Context: an optimization exercise on an open-source flow, tuned for small area. The choices shown serve that exercise and are no tape-out recipe.
The RTL was checked by simulation tests, not by an equivalence proof against the original design.
Not every run is shown, and edits may drop behaviour that the tests do not exercise.
The clock port is modelled as an ideal driver; clocking choices that lean on that would not hold on a real chip.

==> run_1/clock_map.png <==
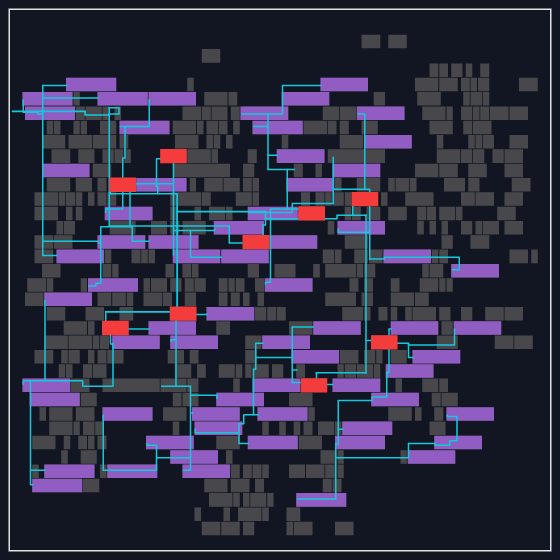
==> run_1/final_placement.png <==
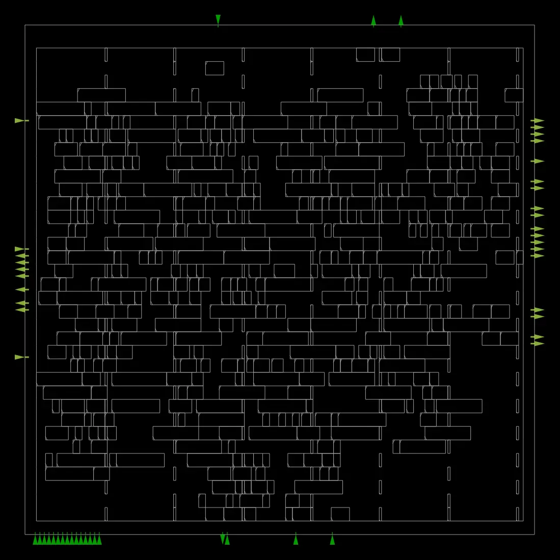
==> run_1/registers.png <==
Bar = 20 microns. Other sequential cells in the stronger gray, the rest of the logic in the fainter gray.
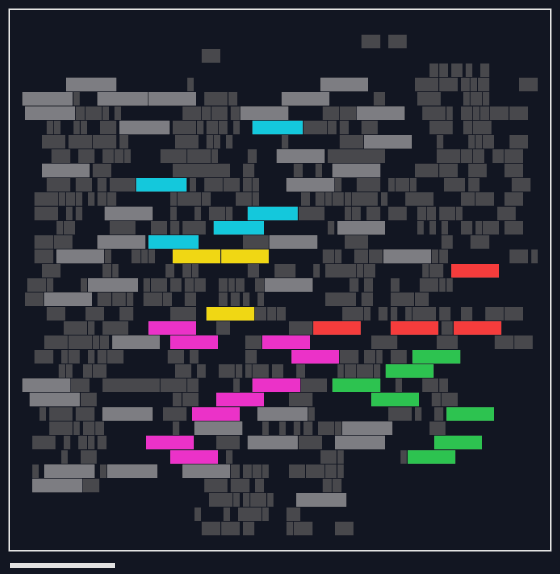
$ cat flow/design.v
`timescale 1ns / 1ps
module mux2
    #(parameter BITS=4)
    (
    input sel,
    input [BITS-1:0] in0, in1,
    output [BITS-1:0] out
    );
    assign out = sel ? in1 : in0;
endmodule
`timescale 1ns / 1ps
module mux4(
    input [1:0] sel,
    input [3:0] in0, in1, in2, in3,
    output reg [3:0] out
    );
    always @*
        begin
            case (sel)
                2'b00: out = in0;
                2'b01: out = in1;
                2'b10: out = in2;
                2'b11: out = in3;
            endcase 
        end
endmodule
`timescale 1ns / 1ps
module an_decoder (
    input [1:0] in,
    output reg [3:0] out
    );
    always @*
        begin
            case (in)
                2'b00: out = 4'b1110;
                2'b01: out = 4'b1101;
                2'b10: out = 4'b1011;
                2'b11: out = 4'b0111;
            endcase
        end
endmodule
`timescale 1ns / 1ps
module sseg_decoder(
    input [3:0] num,
    output reg [6:0] sseg
    );
    always @*
        case(num)
            4'h0: sseg = 7'b1000000;
            4'h1: sseg = 7'b1111001;
            4'h2: sseg = 7'b0100100;
            4'h3: sseg = 7'b0110000;
            4'h4: sseg = 7'b0011001;
            4'h5: sseg = 7'b0010010;
            4'h6: sseg = 7'b0000010;
            4'h7: sseg = 7'b1111000;
            4'h8: sseg = 7'b0000000;
            4'h9: sseg = 7'b0010000;
            4'hA: sseg = 7'b0001000;
            4'hB: sseg = 7'b0000011;
            4'hC: sseg = 7'b1000110;
            4'hD: sseg = 7'b0100001;
            4'hE: sseg = 7'b0000110;
            4'hF: sseg = 7'b0001110;
        endcase
endmodule
`timescale 1ns / 1ps
module sseg_new(
    input [3:0] win, lose,
    input [1:0] digit_sel,
    output [6:0] seg,
    output [3:0] an,
    output dp
    );
    assign dp = 1'b1;
    reg [3:0] tmp1, tmp2;
    assign tmp1 = win == 4'hA ? 4'hA : 4'hF; 
    assign tmp2 = lose == 4'hF ? 4'hF : 4'hA;
    wire [3:0] mux4_decoder;
    mux4 mux0(
        .sel(digit_sel),
        .in0(lose),
        .in1(tmp1),
        .in2(win),
        .in3(tmp2),
        .out(mux4_decoder)
        );
    sseg_decoder decoder0(
        .num(mux4_decoder),
        .sseg(seg)
        );    
    an_decoder adecoder(
        .in(digit_sel),
        .out(an)
        );
endmodule
`timescale 1ns / 1ps
module counter #(parameter N=1)(
    input clk, rst, en,
    output [1:0] msb
    );
    reg [N-1:0] Qnext, Qreg;
    always @(posedge clk, posedge rst)
        begin
            if(rst)
                Qreg <= 0;
            else 
                Qreg <= Qnext;
        end
     always @*
        begin
            if (en)
                Qnext = Qreg+1;
            else
                Qnext = Qreg;
        end
     assign msb = Qreg[N-1:N-2];
endmodule
`timescale 1ns / 1ps
module count #(parameter N=20)(
    input clk, rst, en,
    output tick
    );
    reg [N-1:0] Qnext, Qreg;
    always @(posedge clk, posedge rst) 
        begin
            if(rst)
                Qreg <= 0;
            else 
                Qreg <= Qnext;
        end
     always @* 
        begin
            if (en)
                Qnext = Qreg+1;
            else
                Qnext = Qreg;
        end
     assign tick = &Qreg;
endmodule
`timescale 1ns / 1ps
    module debounce #(parameter N=21)(
    input clk, reset,
    input  in,
    output reg out,
    output reg tick
    );
   localparam [1:0]
      zero   = 2'b00,
      wait1  = 2'b01,
      one    = 2'b11,
      wait0  = 2'b10;
   reg [1:0] state, state_next;
   reg [N-1:0] counter, counter_next;
   always_ff @(posedge clk or posedge reset)
      if (reset) begin
         state   <= zero;
         counter <= {N{1'b1}};
      end
      else begin
         state   <= state_next;
         counter <= counter_next;
      end
   always_comb begin
      state_next   = state;
      counter_next = counter;
      tick = 0;
      case(state)
         zero: begin
            out = 0;
            counter_next = {N{1'b1}};
            if (in)
               state_next = wait1;
         end
         wait1: begin
            out = 0;      
            counter_next = counter - 1;
            if (counter == 0) begin
               tick = 1'b1;  
               state_next = one;
            end
            else if (~in)
               state_next = zero;
         end
         one: begin
            out = 1;
            counter_next = {N{1'b1}};
            if (~in)
               state_next   = wait0;
         end
         wait0: begin
            out = 1;
            counter_next = counter - 1;
            if (counter == 0)
               state_next = zero;
            else if (in)
               state_next = one;
         end
      endcase
   end
endmodule  
`timescale 1ns / 1ps
module guess_FSM(
    input clk, rst, en,
    input [3:0]in,  
    output reg [3:0] y, 
    output reg win, lose  
    );
    localparam [2:0] 
        s0 = 3'b000,
        s1 = 3'b001,
        s2 = 3'b011,
        s3 = 3'b010,
        swin  = 3'b110,
        slose = 3'b111; 
    reg [2:0] state, state_next;
    reg [3:0] y_hold;  
    always @(posedge clk, posedge rst)
        if (rst)
            state <= s0;
        else if (en)  
            state <= state_next; 
    always @(posedge clk, posedge rst)
        if (rst)
            y_hold <= 4'b0001;
        else
            y_hold <= y;
    always @* begin
      state_next = state;
      win = 1'b0;
      lose = 1'b0;
      y = y_hold;
      case(state)
         s0: begin
            y = 4'b0001;
            if (in == y)
                state_next = swin;
            else if (in == 4'b0000)
                state_next = s1;
            else
                state_next = slose;            
         end
         s1: begin
            y = 4'b0010;
            if (in == y)
                state_next = swin;
            else if (in == 4'b0000)
                state_next = s2;
            else
                state_next = slose;  
         end
         s2: begin
            y = 4'b0100;     
            if (in == y)
                state_next = swin;
            else if (in == 4'b0000)
                state_next = s3;
            else
                state_next = slose;  
         end
         s3: begin
            y = 4'b1000;    
            if (in == y)
                state_next = swin;
            else if (in == 4'b0000)
                state_next = s0;
            else
                state_next = slose;
         end
         swin: begin
            win = 1'b1;  
            if (in == 4'b0000)
                state_next = s0;
            else
                state_next = swin;
         end
         slose: begin
            lose = 1'b1;  
            if (in == 4'b0000)
                state_next = s0;
            else
                state_next = slose;
         end
      endcase     
   end
endmodule
`timescale 1ns / 1ps
module board(
    input win, lose, en,
    input clk, rst,
    output [3:0] wins, losses,  
    output [6:0] seg,
    output [3:0] an,
    output dp
    );
    localparam [1:0] sdefault = 2'b00, 
                     swin = 2'b01,
                     slose = 2'b10;
    reg [1:0] state, state_next;           
    reg [3:0] cwin, close;
    reg [3:0] cwin_next, close_next;
    assign wins = cwin;
    assign losses = close;
    always_ff @(posedge (clk), posedge (rst))
        if (rst) begin
            state <= sdefault;
            cwin <= 0;
            close <= 0; end
        else if (en) begin  
            state <= state_next;
            cwin <= cwin_next;
            close <= close_next; end
    always_comb begin
        state_next = state;
        cwin_next = cwin;
        close_next = close;
        case (state)
            swin: begin
                cwin_next = cwin + 1'b1;
                state_next = sdefault;
                end
            slose: begin 
                close_next = close + 1'b1;
                state_next = sdefault;
                end
            sdefault:begin                
                if (cwin == 4'h9)begin
                    cwin_next = 4'hA;
                    close_next = 4'hA;end   
                else if (close == 4'h9)begin
                    close_next = 4'hF;
                    cwin_next = 4'hF;end
                if (win)
                    state_next = swin;
                else if (lose)
                    state_next = slose;
                end
        endcase
    end
    wire [1:0] counter_sseg4;
    counter #(.N(5)) c(
        .clk(clk),
        .en(1'b1),
        .rst(rst),
        .msb(counter_sseg4)
        );
    sseg_new out(
        .win(cwin),
        .lose(close),
        .digit_sel(counter_sseg4),
        .seg(seg),
        .an(an),
        .dp(dp)  
    );
endmodule
`timescale 1ns / 1ps
module guessing_game(
    input btnC, btnL, btnR, btnU, btnD, clk,
    input [15:0] sw,
    output [15:0] led,
    output [6:0] seg,
    output [3:0] an,
    output dp
    );
    wire [3:0] tmp;
    wire [3:0] debounced_buttons;
    debounce #(.N(5)) debounce0(
        .clk(clk),
        .reset(btnC),
        .in(btnL),
        .out(debounced_buttons[0]),
        .tick(tmp[0])
        );
    debounce #(.N(5)) debounce1(
        .clk(clk),
        .reset(btnC),
        .in(btnD),
        .out(debounced_buttons[1]),
        .tick(tmp[1])
        );    
    debounce #(.N(5)) debounce2(
        .clk(clk),
        .reset(btnC),
        .in(btnR),
        .out(debounced_buttons[2]),
        .tick(tmp[2])
        );
    debounce #(.N(5)) debounce3(
        .clk(clk),
        .reset(btnC),
        .in(btnU),
        .out(debounced_buttons[3]),
        .tick(tmp[3])
        );
    wire counter_in0;
    count #(.N(9)) c0(
        .clk(clk),
        .en(1'b1),
        .rst(btnC),
        .tick(counter_in0)
        );
    wire counter_in1;
    count #(.N(7)) c1(
        .clk(clk),
        .en(1'b1),
        .rst(btnC),
        .tick(counter_in1)
        );
    wire mux_guess;    
    mux2 #(.BITS(1)) mux0(
        .sel(sw[0]),  
        .in1(counter_in1),
        .in0(counter_in0),
        .out(mux_guess)
        );
    wire win, lose;    
    guess_FSM main(
        .clk(clk),
        .rst(btnC),
        .en(mux_guess),
        .in(debounced_buttons),
        .y(led[3:0]),
        .win(win),
        .lose(lose)
        );
    assign led[7:4] = debounced_buttons;
    board b(
        .win(win),
        .lose(lose),
        .wins(led[11:8]),
        .losses(led[15:12]),
        .clk(clk),
        .en(mux_guess),
        .rst(btnC),
        .seg(seg),
        .an(an),
        .dp(dp)
        );
endmodule
$ cat flow/run.sh
#!/bin/bash
# synth_recipe.tcl (not shown) runs the flow's synth.tcl, then flattens the netlist and writes it again
# the make line also repeats each setting of config.mk as NAME=value (left out here)
make -C /OpenROAD-flow-scripts/flow DESIGN_CONFIG=/design/flow/config.mk WORK_HOME=/design/flow/orfs CLKGATE_MAP_FILE= SYNTH_SCRIPT=/design/flow/synth_recipe.tcl finish
$ cat flow/config.mk
export PLATFORM = sky130hd
export DESIGN_NAME = guessing_game
export DESIGN_NICKNAME = guessing_game
export VERILOG_FILES = /design/flow/design.v
export SDC_FILE = /design/flow/constraint.sdc
export NUM_CORES = 4
export LEC_CHECK = 0
export CAP_MARGIN = 20
export CORE_MARGIN = 2
export CORE_UTILIZATION = 40
export SLEW_MARGIN = 20
$ cat flow/constraint.sdc
create_clock -name core_clock -period 10.0 [get_ports {clk}]
set_input_delay 2.0000 -clock core_clock [delete_from_list [all_inputs] [get_ports {clk}]]
set_output_delay 2.0000 -clock core_clock [all_outputs]
set_load 0.01 [all_outputs]
==> flow_summary.json, run 1 <==
{
  "status": "timing/DRC/antenna clean",
  "syn_to_final_growth_pct": 16.9,
  "drt_wl_total_microns": 6790,
  "min_path_type": "reg -> reg",
  "cp-end-kind": "primary output",
  "fin_crit_sh_pct": 52.7,
  "layout_commonest_cell": "nand2_1",
  "synth_mux_area_share_pct": 2.67,
  "syn_nets": 464,
  "drtAntennaViolNets": 0,
  "ctsResizeCount": 0,
  "cp-start-kind": "register",
  "maxCapViolCount": 0,
  "m1WireLength_microns": 3260,
  "inv_count": 33,
  "start_util_pct": 41.6,
  "clkCellAreaFrac_pct": 5.54,
  "grt_pass1_vias": 2816,
  "track_usage_pct": 14.8,
  "gr-usage-met3_pct": 3.46,
  "async_flop_share_pct": 100,
  "seqCellArea_sq_um": 1680,
  "antenna_found_initial": 0,
  "cp.depth": 11,
  "synthAdderAreaFrac_pct": 12.6,
  "hold_end": "b.c.Qreg[0]$_DFF_PP0_",
  "dpl.hpwl_microns": 4770,
  "grt_overflow": 0,
  "synth_top_family_by_area": "simple AND/OR/NAND/NOR gates",
  "critical_path_class": "reg -> out",
  "worst_pin_slew_ns": 0.824,
  "nonClkBufAreaFrac_pct": 7.44,
  "maxSlewHeadroom_pct": 45.1,
  "reg2regPathDepth": 9,
  "drt_iter0_drc": 130,
  "synth_compound_area_share_pct": 10.8,
  "reg2reg_setup_slack_ns": 7.60,
  "ys_seq_elements": 66,
  "top_area_cell_class": "multi-input combinational cells",
  "synth_area_per_cell_sq_um": 9.64,
  "fin_area_sq_um": 4540,
  "die_y_microns": 103,
  "crit_start": "b.cwin[0]$_DFFE_PP0P_",
  "fmax_ghz": 0.190
}
Notes on clock_map.png above:
Red stands for cells driving clock nets, count 9. Cyan stands for clock wires, length 904 microns. Purple stands for flip-flops, count 66.
Position of the flops: spread over the die.

Notes on final_placement.png above:
placeable core area: 9330 sq um
Filler cells: 869
register share of the cell area: 36.9%
Row Count: 35
post-route insts no fill: 569

Notes on registers.png above:
Cyan stands for debounce2.counter, sequential cells 5. Yellow stands for main.state, sequential cells 3. Green stands for c1.Qreg, sequential cells 7, where south-east. Red stands for b.close, sequential cells 4, where east. Magenta stands for c0.Qreg, sequential cells 9.
Another 38 sequential cells are not colored.

==> run 2, diff against run 1 <==
==> flow/design.v (replaced) <==
`timescale 1ns / 1ps
module guessing_game(
    input btnC, btnL, btnR, btnU, btnD, clk,
    input [15:0] sw,
    output [15:0] led,
    output [6:0] seg,
    output [3:0] an,
    output dp
    );
    wire rst = btnC;
    wire [3:0] bin = {btnU, btnR, btnD, btnL};
    reg  [3:0] o, w;
    reg  [4:0] c [0:3];
    integer i;
    reg  [3:0] z;
    always @* for (i = 0; i < 4; i = i + 1) z[i] = w[i] & (c[i] == 5'd0);
    always @(posedge clk, posedge rst)
        if (rst) begin
            o <= 4'b0;
            w <= 4'b0;
        end else begin
            o <= o ^ z;
            w <= (bin ^ o) & ~z;
        end
    always @(posedge clk)
        for (i = 0; i < 4; i = i + 1)
            c[i] <= w[i] ? c[i] - 5'd1 : 5'd31;
    wire [3:0] B = o;
    reg [8:0] t;
    always @(posedge clk, posedge rst)
        if (rst) t <= 9'd0;
        else     t <= t + 9'd1;
    wire en = sw[0] ? (&t[6:0]) : (&t[8:0]);
    reg [1:0] k;
    reg gw, gl;
    wire [3:0] y = 4'b0001 << k;
    wire bz = (B == 4'b0);
    always @(posedge clk, posedge rst)
        if (rst) begin
            k <= 2'd0; gw <= 1'b0; gl <= 1'b0;
        end else if (en) begin
            if (gw | gl) begin
                if (bz) begin k <= 2'd0; gw <= 1'b0; gl <= 1'b0; end
            end else if (B == y)
                gw <= 1'b1;
            else if (bz)
                k <= k + 2'd1;
            else
                gl <= 1'b1;
        end
    reg qw, ql;
    reg [3:0] cw, cl;
    always @(posedge clk, posedge rst)
        if (rst) begin
            qw <= 1'b0; ql <= 1'b0; cw <= 4'd0; cl <= 4'd0;
        end else if (en) begin
            if (qw) begin
                cw <= cw + 4'd1; qw <= 1'b0;
            end else if (ql) begin
                cl <= cl + 4'd1; ql <= 1'b0;
            end else begin
                if (cw == 4'd9) begin cw <= 4'd10; cl <= 4'd10; end
                else if (cl == 4'd9) begin cw <= 4'd15; cl <= 4'd15; end
                qw <= gw;
                ql <= gl;
            end
        end
    wire [1:0] s = t[4:3];
    reg [3:0] dig;
    always @* case (s)
        2'd0: dig = cl;
        2'd1: dig = (cw == 4'hA) ? 4'hA : 4'hF;
        2'd2: dig = cw;
        2'd3: dig = (cl == 4'hF) ? 4'hF : 4'hA;
    endcase
    reg [6:0] sg;
    always @* case (dig)
        4'h0: sg = 7'b1000000;
        4'h1: sg = 7'b1111001;
        4'h2: sg = 7'b0100100;
        4'h3: sg = 7'b0110000;
        4'h4: sg = 7'b0011001;
        4'h5: sg = 7'b0010010;
        4'h6: sg = 7'b0000010;
        4'h7: sg = 7'b1111000;
        4'h8: sg = 7'b0000000;
        4'h9: sg = 7'b0010000;
        4'hA: sg = 7'b0001000;
        4'hB: sg = 7'b0000011;
        4'hC: sg = 7'b1000110;
        4'hD: sg = 7'b0100001;
        4'hE: sg = 7'b0000110;
        4'hF: sg = 7'b0001110;
    endcase
    assign seg = sg;
    assign an  = ~(4'b0001 << s);
    assign dp  = 1'b1;
    assign led = {cl, cw, B, y};
endmodule
==> flow_summary.json, run 2 <==
{
  "status": "timing/DRC/antenna clean",
  "synthAdderAreaFrac_pct": 11.5,
  "placed_cells": 392,
  "gr-usage-met3_pct": 3.05,
  "crit_start": "cw[0]$_DFFE_PP0P_",
  "maxSlewHeadroom_pct": 43.8,
  "maxCapViolCount": 0,
  "reg2regPathDepth": 9,
  "synth_top_family_by_area": "simple AND/OR/NAND/NOR gates",
  "antenna_found_initial": 0,
  "top_area_cell_class": "multi-input combinational cells",
  "seqCellArea_sq_um": 1180,
  "critical_path_class": "reg -> out",
  "synth_area_per_cell_sq_um": 9.58,
  "fin_crit_sh_pct": 52.1,
  "port_buffers": 33,
  "track_usage_pct": 13.9,
  "m1WireLength_microns": 2200,
  "inv_count": 24,
  "start_util_pct": 40.9,
  "drt_iter0_drc": 78,
  "nonClkBufAreaFrac_pct": 10.4,
  "cp.depth": 10,
  "ys_seq_elements": 51,
  "drtAntennaViolNets": 0,
  "worst_pin_slew_ns": 0.841,
  "die_y_microns": 86.6,
  "fin_area_sq_um": 3240,
  "fmax_ghz": 0.192,
  "syn_nets": 332,
  "cp-end-kind": "primary output",
  "synth_compound_area_share_pct": 11.0,
  "grt_overflow": 0,
  "async_flop_share_pct": 60.8,
  "firstDrtPassIters": 4,
  "grt_pass1_vias": 1902,
  "ctsResizeCount": 0,
  "min_path_type": "reg -> reg",
  "dpl.hpwl_microns": 3560,
  "endpoint": "seg[0]",
  "synth_mux_area_share_pct": 2.34,
  "drt_wl_total_microns": 4790,
  "instances_no_fill": 400,
  "clkCellAreaFrac_pct": 3.63,
  "layout_commonest_cell": "clkdlybuf4s50_1"
}
==> run_2/registers.png <==
Bar = 20 microns. Other sequential cells in the stronger gray, the rest of the logic in the fainter gray.
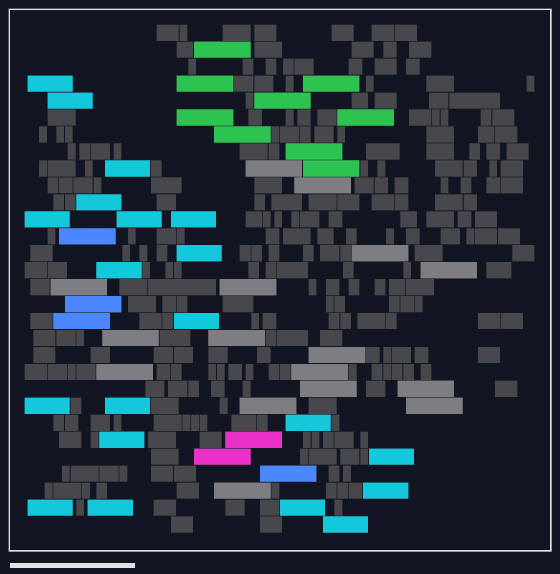
Magenta stands for k, sequential cells 2. Blue stands for w, sequential cells 4, where west. Green stands for t, sequential cells 9, where north. Cyan stands for c, sequential cells 20.
register share of the cell area: 36.3%

==> run_2/final_placement.png <==
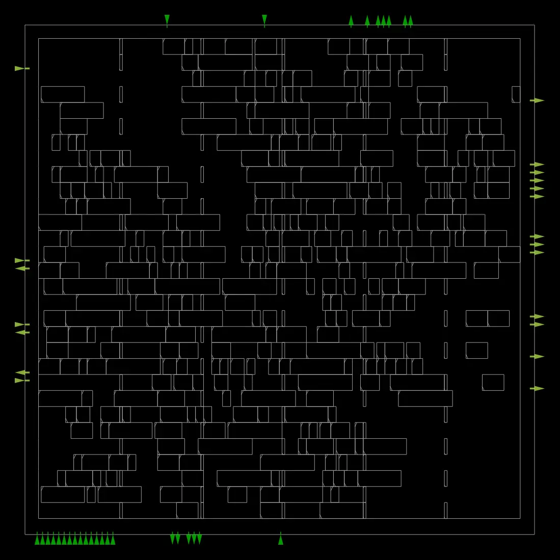
placeable core area: 6680 sq um
tap cells: 80
fin util: 48.5%

==> run_2/final_ir_drop.png <==
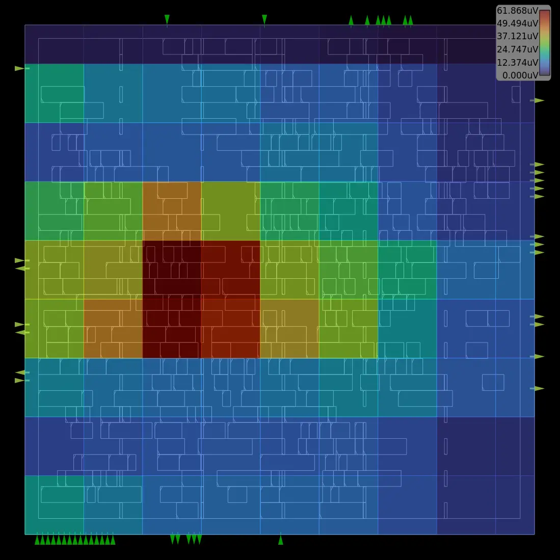

==> run 3: a larger rewrite; changed files in full <==
removed: flow/run.sh
==> flow/design.v <==
`timescale 1ns / 1ps
module guessing_game(
    input btnC, btnL, btnR, btnU, btnD, clk,
    input [15:0] sw,
    output [15:0] led,
    output [6:0] seg,
    output [3:0] an,
    output dp
    );
    wire rst = btnC;
    wire [3:0] bin = {btnU, btnR, btnD, btnL};
    reg  [3:0] o, w;
    reg  [4:0] s [0:3];
    reg  [3:0] z;
    reg  [4:0] c, nx;
    integer i;
    always @* for (i = 0; i < 4; i = i + 1) z[i] = w[i] & (s[i] == 5'd0);
    always @(posedge clk, posedge rst)
        if (rst) begin
            o <= 4'b0;
            w <= 4'b0;
        end else begin
            o <= o ^ z;
            w <= (bin ^ o) & ~z;
        end
    always @(posedge clk)
        for (i = 0; i < 4; i = i + 1) begin
            c  = s[i] ^ 5'd10;
            nx = {c[3:0], c[4] ^ c[2] ^ (c[3:0] == 4'd0)} ^ 5'd10;
            s[i] <= w[i] ? nx : 5'd30;
        end
    wire [3:0] B = o;
    reg [8:0] t;
    always @(posedge clk, posedge rst)
        if (rst) t <= 9'd0;
        else     t <= t + 9'd1;
    wire en = (&t[6:0]) & (sw[0] | (&t[8:7]));
    reg [1:0] k;
    reg x, p, tw;
    reg [3:0] cw, cl;
    wire [3:0] y = 4'b0001 << k;
    wire bz = (B == 4'b0);
    wire match = (B == y);
    always @(posedge clk, posedge rst)
        if (rst) begin
            k <= 2'd0; x <= 1'b0; p <= 1'b0; tw <= 1'b0;
        end else if (en) begin
            x  <= ~bz;
            p  <= x & ~p;
            if (~x) tw <= match;
            if (bz) k <= x ? 2'd0 : k + 2'd1;
        end
    always @(posedge clk, posedge rst)
        if (rst) begin
            cw <= 4'd0; cl <= 4'd0;
        end else if (en) begin
            if (p) begin
                if (tw) cw <= cw + 4'd1;
                else    cl <= cl + 4'd1;
            end else if (cw == 4'd9) begin
                cw <= 4'd10; cl <= 4'd10;
            end else if (cl == 4'd9) begin
                cw <= 4'd15; cl <= 4'd15;
            end
        end
    wire [1:0] sd = t[4:3];
    reg [3:0] dig;
    always @* case (sd)
        2'd0: dig = cl;
        2'd1: dig = (cw == 4'hA) ? 4'hA : 4'hF;
        2'd2: dig = cw;
        2'd3: dig = (cl == 4'hF) ? 4'hF : 4'hA;
    endcase
    reg [6:0] sg;
    always @* case (dig)
        4'h0: sg = 7'b1000000;
        4'h1: sg = 7'b1111001;
        4'h2: sg = 7'b0100100;
        4'h3: sg = 7'b0110000;
        4'h4: sg = 7'b0011001;
        4'h5: sg = 7'b0010010;
        4'h6: sg = 7'b0000010;
        4'h7: sg = 7'b1111000;
        4'h8: sg = 7'b0000000;
        4'h9: sg = 7'b0010000;
        4'hA: sg = 7'b0001000;
        4'hB: sg = 7'b0000011;
        4'hC: sg = 7'b1000110;
        4'hD: sg = 7'b0100001;
        4'hE: sg = 7'b0000110;
        4'hF: sg = 7'b0001110;
    endcase
    assign seg = sg;
    assign an  = ~(4'b0001 << sd);
    assign dp  = 1'b1;
    assign led = {cl, cw, B, y};
endmodule
==> flow/flow/run.sh <==
#!/bin/bash
# Own layout flow: the standard ORFS flow with three changes that only
# affect cell area:
#  - synthesis maps logic with an area-oriented ABC script (flow/area.abc)
#    and leaves half adders to ABC instead of fixed ha cells; the registers
#    are mapped exactly as in the standard synthesis;
#  - port buffers use sky130_fd_sc_hd__buf_1;
#  - the clock port drives three clkbuf_8, each driving a third of the
#    registers (flow/pre_cts.tcl), instead of a CTS tree.
set -euo pipefail
W=$PWD
export MY_ABC_SCRIPT=$W/flow/area.abc
cat > $W/my_synth.tcl <<EOT
proc abc {args} {
  set i [lsearch -exact \$args -script]
  if {\$i >= 0} { lset args [expr {\$i + 1}] \$::env(MY_ABC_SCRIPT) }
  yosys abc {*}\$args
}
proc extract_fa {args} {}
source $W/synth_recipe.tcl
EOT
sed "s|SYNTH_SCRIPT=[^ ]*|SYNTH_SCRIPT=$W/my_synth.tcl|" $W/standard.sh > $W/my_standard.sh
export BUFFER_PORTS_ARGS="-buffer_cell sky130_fd_sc_hd__buf_1"
export CLK_LEAF_BUF=sky130_fd_sc_hd__clkbuf_8
export CLK_GROUPS=3
export PRE_CTS_TCL=$W/flow/pre_cts.tcl
bash $W/my_standard.sh > $W/flow_make.log 2>&1
==> flow/flow/area.abc <==
strash
dch -f
amap
topo
==> flow/flow/pre_cts.tcl <==
# Clock distribution without a root buffer: the clock port drives
# CLK_GROUPS leaf buffers (CLK_LEAF_BUF) directly, each placed at the centre
# of its group of registers (groups are equal slices of the registers sorted
# by x). CTS is then told to leave these nets alone.
set dbu [[[ord::get_db] getTech] getDbUnitsPerMicron]
set sinks {}
foreach p [get_pins -of_objects [get_nets clk]] {
  set it [[sta::sta_to_db_pin $p] getInst]
  if {$it == "NULL"} continue
  set bb [$it getBBox]
  set x [expr {([$bb xMin] + [$bb xMax]) / 2.0 / $dbu}]
  set y [expr {([$bb yMin] + [$bb yMax]) / 2.0 / $dbu}]
  lappend sinks [list $x $y [get_full_name $p]]
}
set sinks [lsort -real -index 0 $sinks]
set n [llength $sinks]
set g $::env(CLK_GROUPS)
set skip [list clk]
for {set k 0} {$k < $g} {incr k} {
  set lo [expr {$k * $n / $g}]
  set hi [expr {($k + 1) * $n / $g - 1}]
  set pins {}; set sx 0; set sy 0
  foreach s [lrange $sinks $lo $hi] {
    lappend pins [get_pins [lindex $s 2]]
    set sx [expr {$sx + [lindex $s 0]}]; set sy [expr {$sy + [lindex $s 1]}]
  }
  set m [llength $pins]
  set cx [expr {$sx / $m}]; set cy [expr {$sy / $m}]
  set before [dict create]
  foreach i [get_cells *] { dict set before [get_full_name $i] 1 }
  insert_buffer -buffer_cell $::env(CLK_LEAF_BUF) -net clk -load_pins $pins -location [list $cx $cy]
  foreach i [get_cells *] {
    if {![dict exists $before [get_full_name $i]]} { set leaf $i }
  }
  set net [get_full_name [get_nets -of_objects [get_pins -of_objects $leaf -filter "direction==output"]]]
  puts "clock leaf [get_full_name $leaf] at $cx $cy drives $m registers on $net"
  lappend skip $net
}
set_cts_config -skip_nets $skip
==> flow/standard.sh <==
#!/bin/bash
# synth_recipe.tcl (not shown) runs the flow's synth.tcl, then flattens the netlist and writes it again
# the make line also repeats each setting of config.mk as NAME=value (left out here)
make -C /OpenROAD-flow-scripts/flow DESIGN_CONFIG=/design/flow/config.mk WORK_HOME=/design/flow/orfs CLKGATE_MAP_FILE= SYNTH_SCRIPT=/design/flow/synth_recipe.tcl "${@:-finish}"
==> flow_summary.json, run 3 <==
{
  "syn_nets": 275,
  "cp.depth": 14,
  "instances_no_fill": 358,
  "gr-usage-met3_pct": 0.941,
  "ys_seq_elements": 50,
  "antenna_found_initial": 0,
  "hold_end": "s[2][4]$_SDFF_PN1_",
  "async_flop_share_pct": 60.0,
  "core-area_sq_um": 5110,
  "cp-end-kind": "primary output",
  "status": "timing/DRC/antenna clean",
  "nFillCells": 513,
  "track_usage_pct": 13.8,
  "die_y_microns": 76.8,
  "nWellTaps": 70,
  "synth_top_family_by_area": "compound AO/OA/AOI/OAI gates",
  "m1WireLength_microns": 1950,
  "fmax_ghz": 0.207,
  "drv_slew": 0,
  "critical_path_class": "reg -> out",
  "ys.flop_type": "dfrtp_1",
  "reg2regPathDepth": 14,
  "placed_cells": 355,
  "worst_pin_slew_ns": 0.720,
  "synth_area_per_cell_sq_um": 8.39,
  "syn_to_final_growth_pct": 11.6,
  "dpl.hpwl_microns": 2920,
  "drtAntennaViolNets": 0,
  "die_area_sq_um": 5900,
  "synth_mux_area_share_pct": 0,
  "grt_overflow": 0,
  "cp-start-kind": "register",
  "grt_setup_unrepaired": "false",
  "maxCapViolCount": 0,
  "synth_compound_area_share_pct": 18.8,
  "top_area_cell_class": "registers",
  "fin_area_sq_um": 2370,
  "firstDrtPassIters": 4,
  "inv_count": 44,
  "grt_pass1_vias": 1595,
  "drt_iter0_drc": 56,
  "drt_wl_total_microns": 3820,
  "min_path_type": "reg -> reg",
  "crit_start": "cl[1]$_DFFE_PP0P_",
  "start_util_pct": 41.5,
  "endpoint": "seg[0]"
}
==> run_3/registers.png <==
Bar = 20 microns. Other sequential cells in the stronger gray, the rest of the logic in the fainter gray.
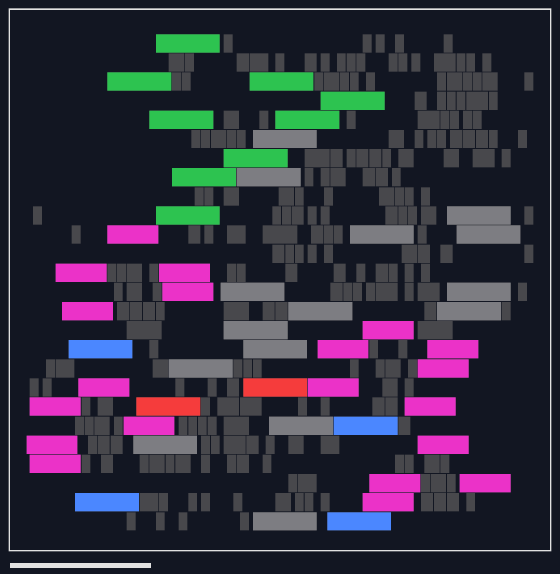
Red stands for k, sequential cells 2. Green stands for t, sequential cells 9. Blue stands for w, sequential cells 4. Magenta stands for s, sequential cells 20.
Another 15 sequential cells are not colored.
register share of the cell area: 48.6%
fin util: 46.4%
Register Area: 1150 sq um

==> run_3/met1.png <==
Bar = 20 microns. Cells faint in the background.
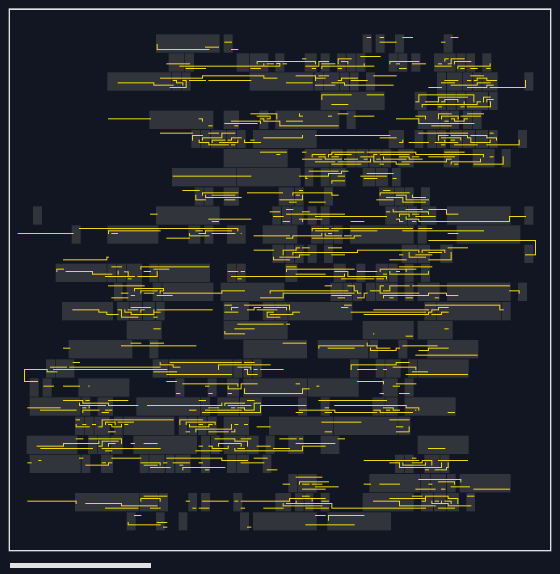
The wires run mostly horizontal. The longest straight run is 22.5 microns.

==> run_3/final_ir_drop.png <==
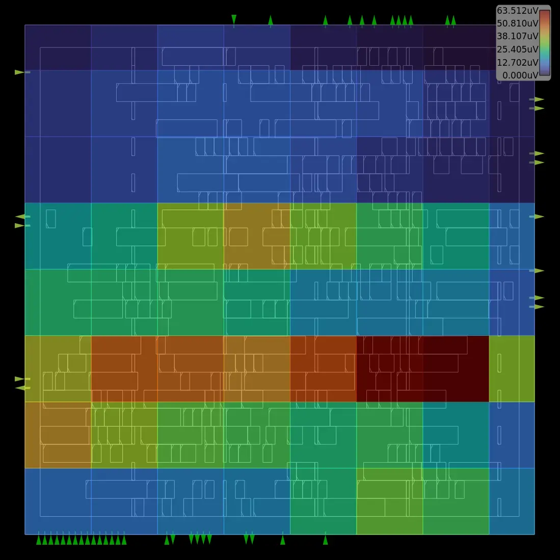

==> run 4, diff against run 3 <==
--- a/flow/design.v
+++ b/flow/design.v
@@ -16,3 +16,3 @@
     integer i;
-    always @* for (i = 0; i < 4; i = i + 1) z[i] = w[i] & (s[i] == 5'd0);
+    always @* for (i = 0; i < 4; i = i + 1) z[i] = w[i] & (s[i] == 5'd9);
     always @(posedge clk, posedge rst)
@@ -27,5 +27,5 @@
         for (i = 0; i < 4; i = i + 1) begin
-            c  = s[i] ^ 5'd10;
-            nx = {c[3:0], c[4] ^ c[2] ^ (c[3:0] == 4'd0)} ^ 5'd10;
-            s[i] <= w[i] ? nx : 5'd30;
+            c  = s[i] ^ 5'd13;
+            nx = {c[3:0], c[4] ^ c[2] ^ (c[3:0] == 4'd0)} ^ 5'd13;
+            s[i] <= w[i] ? nx : 5'd4;
         end
==> flow/flow/area.abc (replaced) <==
strash
&get -n
&deepsyn -T 30
&put
dch -f
amap
strash
dch -f
amap
topo
==> flow_summary.json, run 4 <==
{
  "status": "timing/DRC/antenna clean",
  "worst_pin_slew_ns": 0.708,
  "top_area_cell_class": "registers",
  "cp-start-kind": "register",
  "cp-end-kind": "primary output",
  "reg2reg_setup_slack_ns": 6.97,
  "synth_top_family_by_area": "simple AND/OR/NAND/NOR gates",
  "gr-usage-met3_pct": 1.54,
  "rows": 26,
  "ctsResizeCount": 0,
  "placed_cells": 344,
  "syn_nets": 264,
  "async_flop_share_pct": 60.0,
  "final_util_pct": 45.9,
  "syn_to_final_growth_pct": 11.8,
  "ys_seq_elements": 50,
  "min_path_type": "reg -> reg",
  "grt_pass1_vias": 1453,
  "synth_compound_area_share_pct": 15.7,
  "drtAntennaViolNets": 0,
  "firstDrtPassIters": 4,
  "maxCapViolCount": 0,
  "core-area_sq_um": 5070,
  "critical_path_class": "reg -> out",
  "die_area_sq_um": 5800,
  "instances_no_fill": 347,
  "start_util_pct": 41.0,
  "drt_iter0_drc": 57,
  "synth_area_per_cell_sq_um": 8.60,
  "die_y_microns": 76.1,
  "layout_commonest_cell": "nor2_1",
  "track_usage_pct": 12.6,
  "fmax_ghz": 0.211,
  "grt_setup_unrepaired": "false",
  "synthAdderAreaFrac_pct": 0,
  "hold_end": "s[2][2]$_SDFF_PN1_",
  "reg2regPathDepth": 16,
  "endpoint": "seg[5]",
  "nWellTaps": 70,
  "nFillCells": 519
}
==> run_4/met2.png <==
Bar = 20 microns.
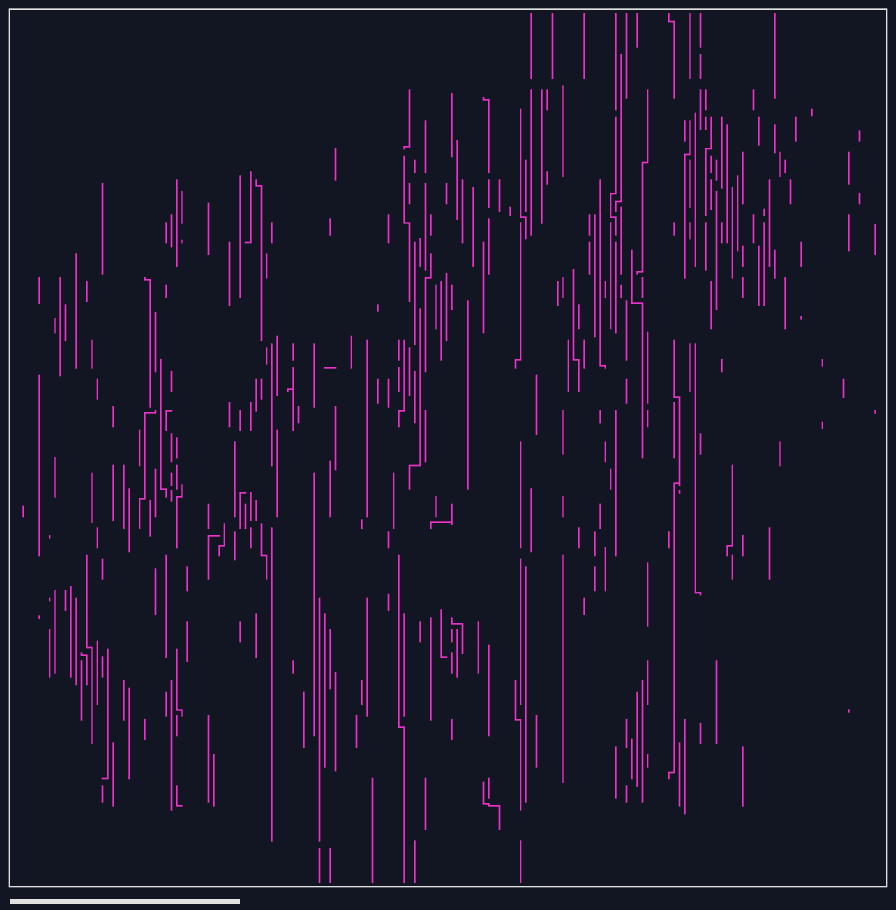
The layer holds 45% of the routed length. The wires run mostly vertical. The longest straight run is 27.2 microns. 242 nets have wire on it. The layer carries 1660 microns of wire.
met2 Use GR: 21.9%
via count: 1663
total wire length: 3680 microns

==> run_4/met1.png <==
Bar = 20 microns. Cells faint in the background.
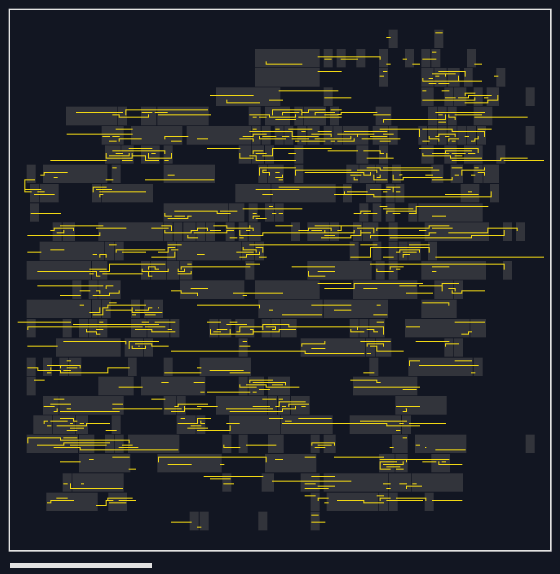
254 nets have wire on it. The wires run mostly horizontal. The longest straight run is 18.9 microns. The layer holds 50% of the routed length. The layer carries 1830 microns of wire.
met1 usage in global routing: 17.3%

==> run_4/registers.png <==
Bar = 20 microns. Other sequential cells in the stronger gray, the rest of the logic in the fainter gray.
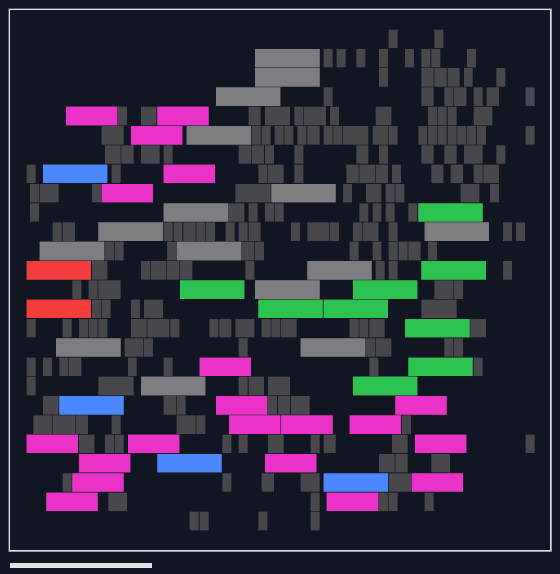
Magenta stands for s, sequential cells 20, where spread over the die. Red stands for k, sequential cells 2. Green stands for t, sequential cells 9. Blue stands for w, sequential cells 4.
register share of the cell area: 49.4%

==> run 5, diff against run 4 <==
--- a/flow/design.v
+++ b/flow/design.v
@@ -16,16 +16,14 @@
     integer i;
-    always @* for (i = 0; i < 4; i = i + 1) z[i] = w[i] & (s[i] == 5'd9);
+    always @* for (i = 0; i < 4; i = i + 1) z[i] = w[i] & (s[i] == 5'd17);
     always @(posedge clk, posedge rst)
-        if (rst) begin
-            o <= 4'b0;
-            w <= 4'b0;
-        end else begin
-            o <= o ^ z;
-            w <= (bin ^ o) & ~z;
-        end
+        if (rst) o <= 4'b0;
+        else     o <= o ^ z;
+    always @(posedge clk)
+        if (rst) w <= 4'b0;
+        else     w <= (bin ^ o) & ~z;
     always @(posedge clk)
         for (i = 0; i < 4; i = i + 1) begin
-            c  = s[i] ^ 5'd13;
-            nx = {c[3:0], c[4] ^ c[2] ^ (c[3:0] == 4'd0)} ^ 5'd13;
-            s[i] <= w[i] ? nx : 5'd4;
+            c  = s[i] ^ 5'd11;
+            nx = {c[3:0], c[4] ^ c[2] ^ (c[3:0] == 4'd0)} ^ 5'd11;
+            s[i] <= w[i] ? nx : 5'd30;
         end
@@ -33,5 +31,9 @@
     reg [8:0] t;
+    wire [8:0] tn = t + 9'd1;
     always @(posedge clk, posedge rst)
-        if (rst) t <= 9'd0;
-        else     t <= t + 9'd1;
+        if (rst) t[4:3] <= 2'd0;
+        else     t[4:3] <= tn[4:3];
+    always @(posedge clk)
+        if (rst) begin t[8:5] <= 4'd0; t[2:0] <= 3'd0; end
+        else     begin t[8:5] <= tn[8:5]; t[2:0] <= tn[2:0]; end
     wire en = (&t[6:0]) & (sw[0] | (&t[8:7]));
--- a/flow/flow/run.sh
+++ b/flow/flow/run.sh
@@ -7,3 +7,3 @@
 #  - port buffers use sky130_fd_sc_hd__buf_1;
-#  - the clock port drives three clkbuf_8, each driving a third of the
+#  - the clock port drives three buf_6, each driving a third of the
 #    registers (flow/pre_cts.tcl), instead of a CTS tree.
@@ -23,3 +23,3 @@
 export BUFFER_PORTS_ARGS="-buffer_cell sky130_fd_sc_hd__buf_1"
-export CLK_LEAF_BUF=sky130_fd_sc_hd__clkbuf_8
+export CLK_LEAF_BUF=sky130_fd_sc_hd__buf_6
 export CLK_GROUPS=3
==> flow/flow/area.abc (replaced) <==
strash
&get -n
&deepsyn -T 30 -S 1
&put
dch -f
amap
strash
dch -f
amap
topo
==> flow_summary.json, run 5 <==
{
  "ctsResizeCount": 0,
  "drv_slew": 0,
  "maxCapViolCount": 0,
  "grt_pass1_vias": 1403,
  "placed_cells": 334,
  "seqCellArea_sq_um": 1100,
  "fin_crit_sh_pct": 42.8,
  "seq_share_pct": 48.5,
  "firstDrtPassIters": 4,
  "synth_mux_area_share_pct": 0,
  "grt_setup_unrepaired": "false",
  "layout_commonest_cell": "nor2_1",
  "min_path_type": "reg -> reg",
  "gr-usage-met3_pct": 1.07,
  "inv_count": 25,
  "crit_start": "t[4]$_DFF_PP0_",
  "cp.depth": 10,
  "grtUsageMet1_pct": 19.7,
  "fin_area_sq_um": 2260,
  "use_met2_pct": 23.4,
  "syn_to_final_growth_pct": 11.6,
  "synth_area_per_cell_sq_um": 8.61,
  "status": "timing/DRC/antenna clean",
  "grt_overflow": 0
}
==> run_5/final_ir_drop.png <==
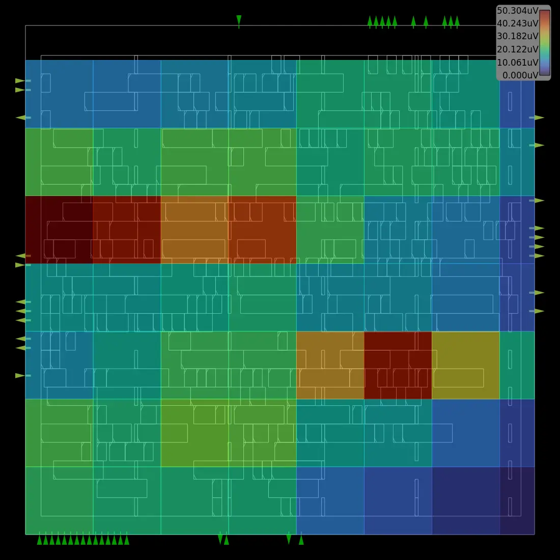

==> run_5/final_placement.png <==
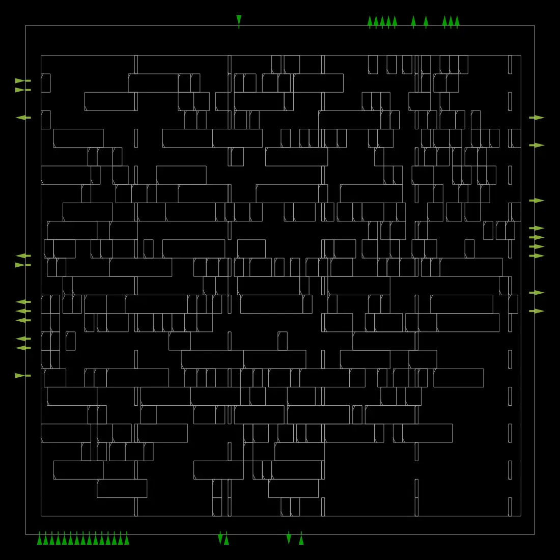
post-route insts no fill: 337
placeable core area: 4820 sq um
tap cells: 67
Row Count: 25
Filler cells: 511

==> run_5/met2.png <==
Bar = 20 microns.
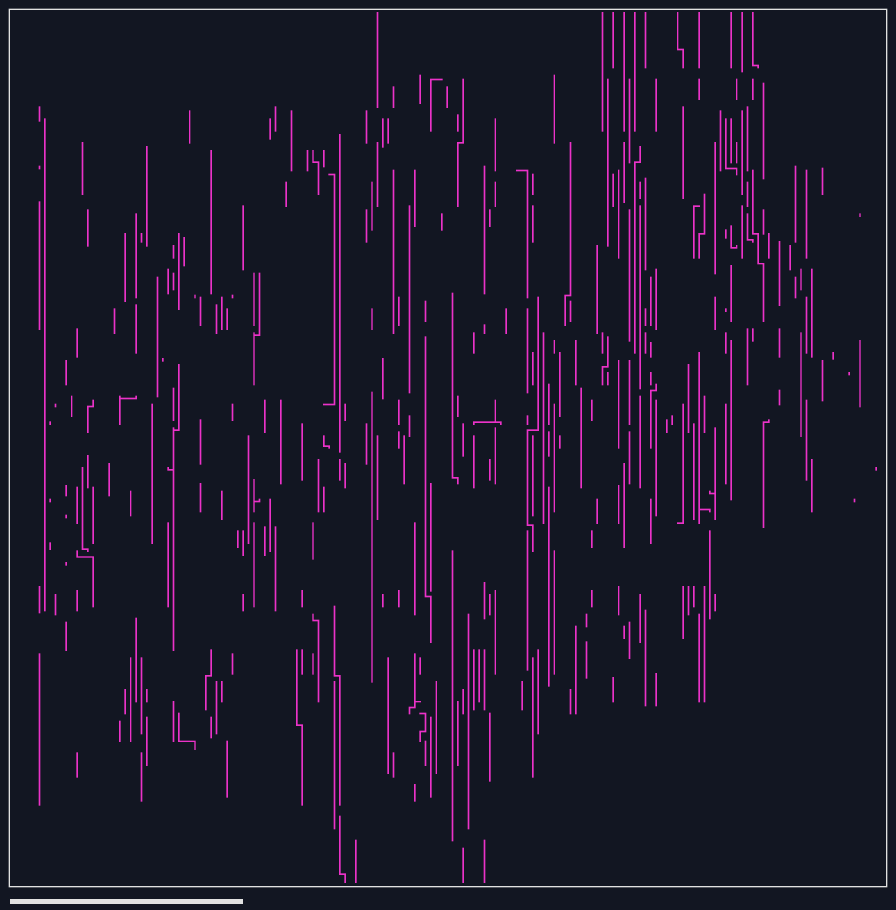
The layer holds 45% of the routed length. The longest straight run is 42.2 microns. The layer carries 1710 microns of wire. 228 nets have wire on it. The wires run mostly vertical.


==> layout pictures side by side <==
Routed clock nets over the placement.
image #1
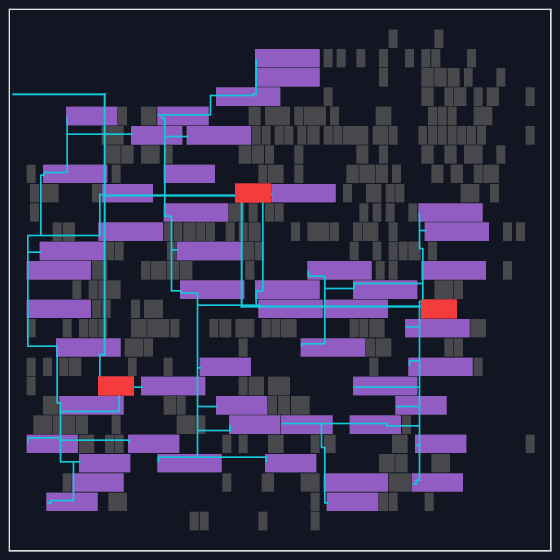
image #2
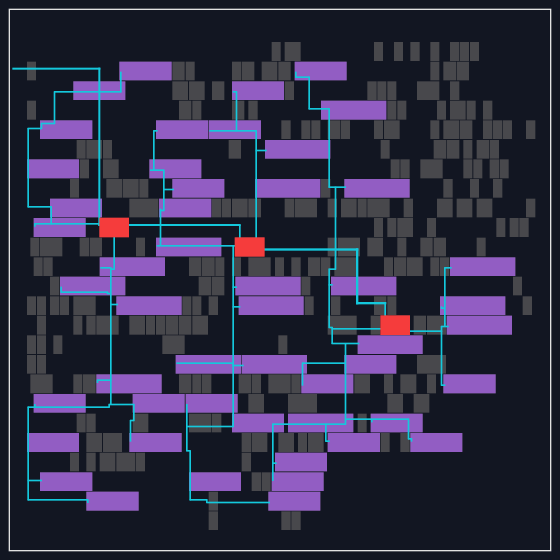
image #3
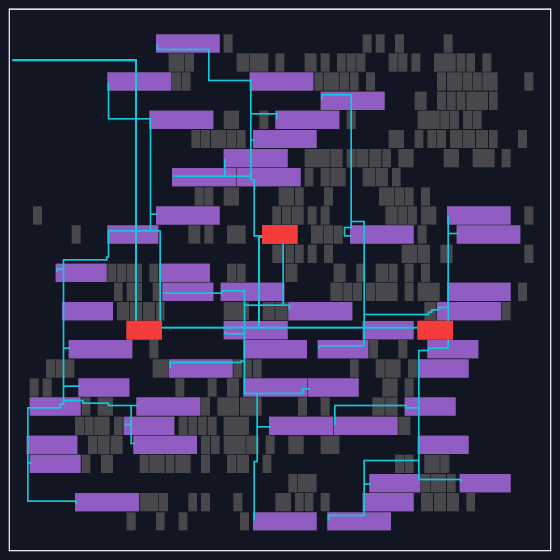
image #4
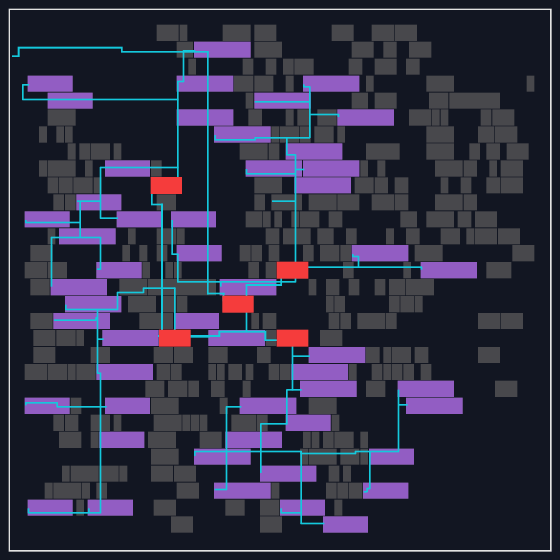
For run 2, see image #4.
For run 4, see image #1.
For run 5, see image #2.
For run 3, see image #3.

Key to image #3:
Cyan stands for clock wires, length 548 microns. Red stands for cells driving clock nets, count 3. Purple stands for flip-flops, count 50.
There are 4 routed clock nets.


==> notes/layouts.md <==
Pictures saved along the way, in no particular order.

Met1 routing.
Bar = 20 microns. Cells faint in the background.
(a)
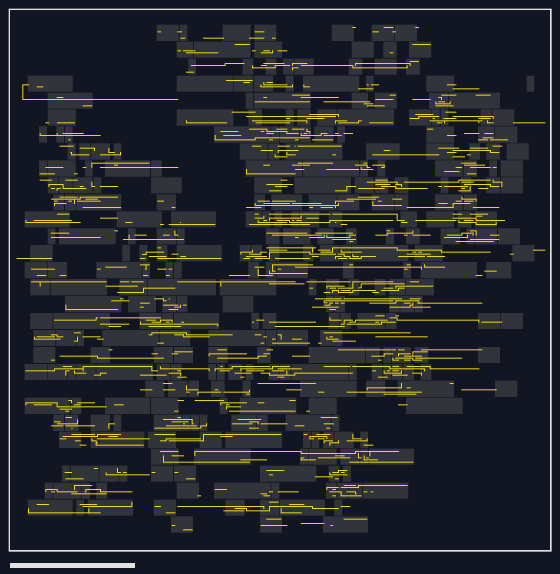
(b)
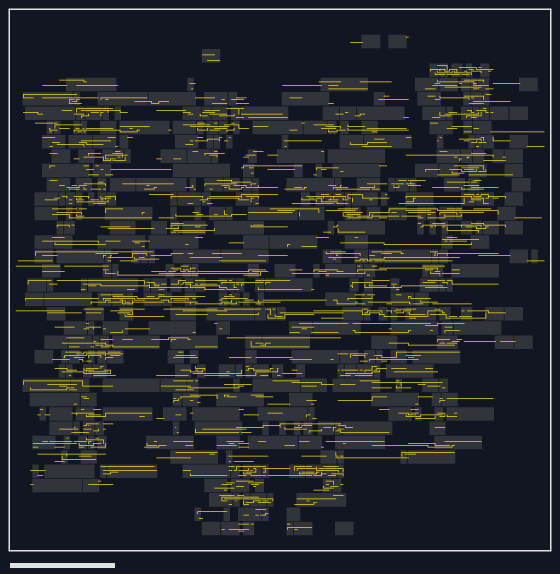
Run 2 is (a).
Run 1 is (b).
The one with the largest die is (b).

[separate check: timing with driven ports]
The flow's constraints put no driver on any port. The routed layouts listed below were extracted and timed again, unchanged, in two steps. Step 1, drivers: a clkbuf_16 drives clk and a buf_2 each remaining input, both assumed. Step 2 also shifts input and output timing later by t, the mid clock arrival at the registers, as if the neighbouring blocks saw the same clock. a / b / c = ideal / step 1 / step 2; a / b = the first two.
run	t (ns)	setup WS [ns]	latest minus earliest clock arrival (ns)	slew at the worst register clock pin (ns)
run 1	0.362	4.732 / 4.702 / 5.064	0.007 / 0.007	0.07 / 0.07
run 2	0.322	4.795 / 4.767 / 5.089	0.010 / 0.010	0.10 / 0.10
run 3	0.201	5.160 / 5.113 / 5.314	0.010 / 0.010	0.10 / 0.10
run 4	0.200	5.264 / 5.217 / 5.417	0.007 / 0.007	0.10 / 0.10
run 5	0.175	5.721 / 5.676 / 5.851	0.008 / 0.008	0.11 / 0.11
After both steps setup and hold are still met in every run listed.
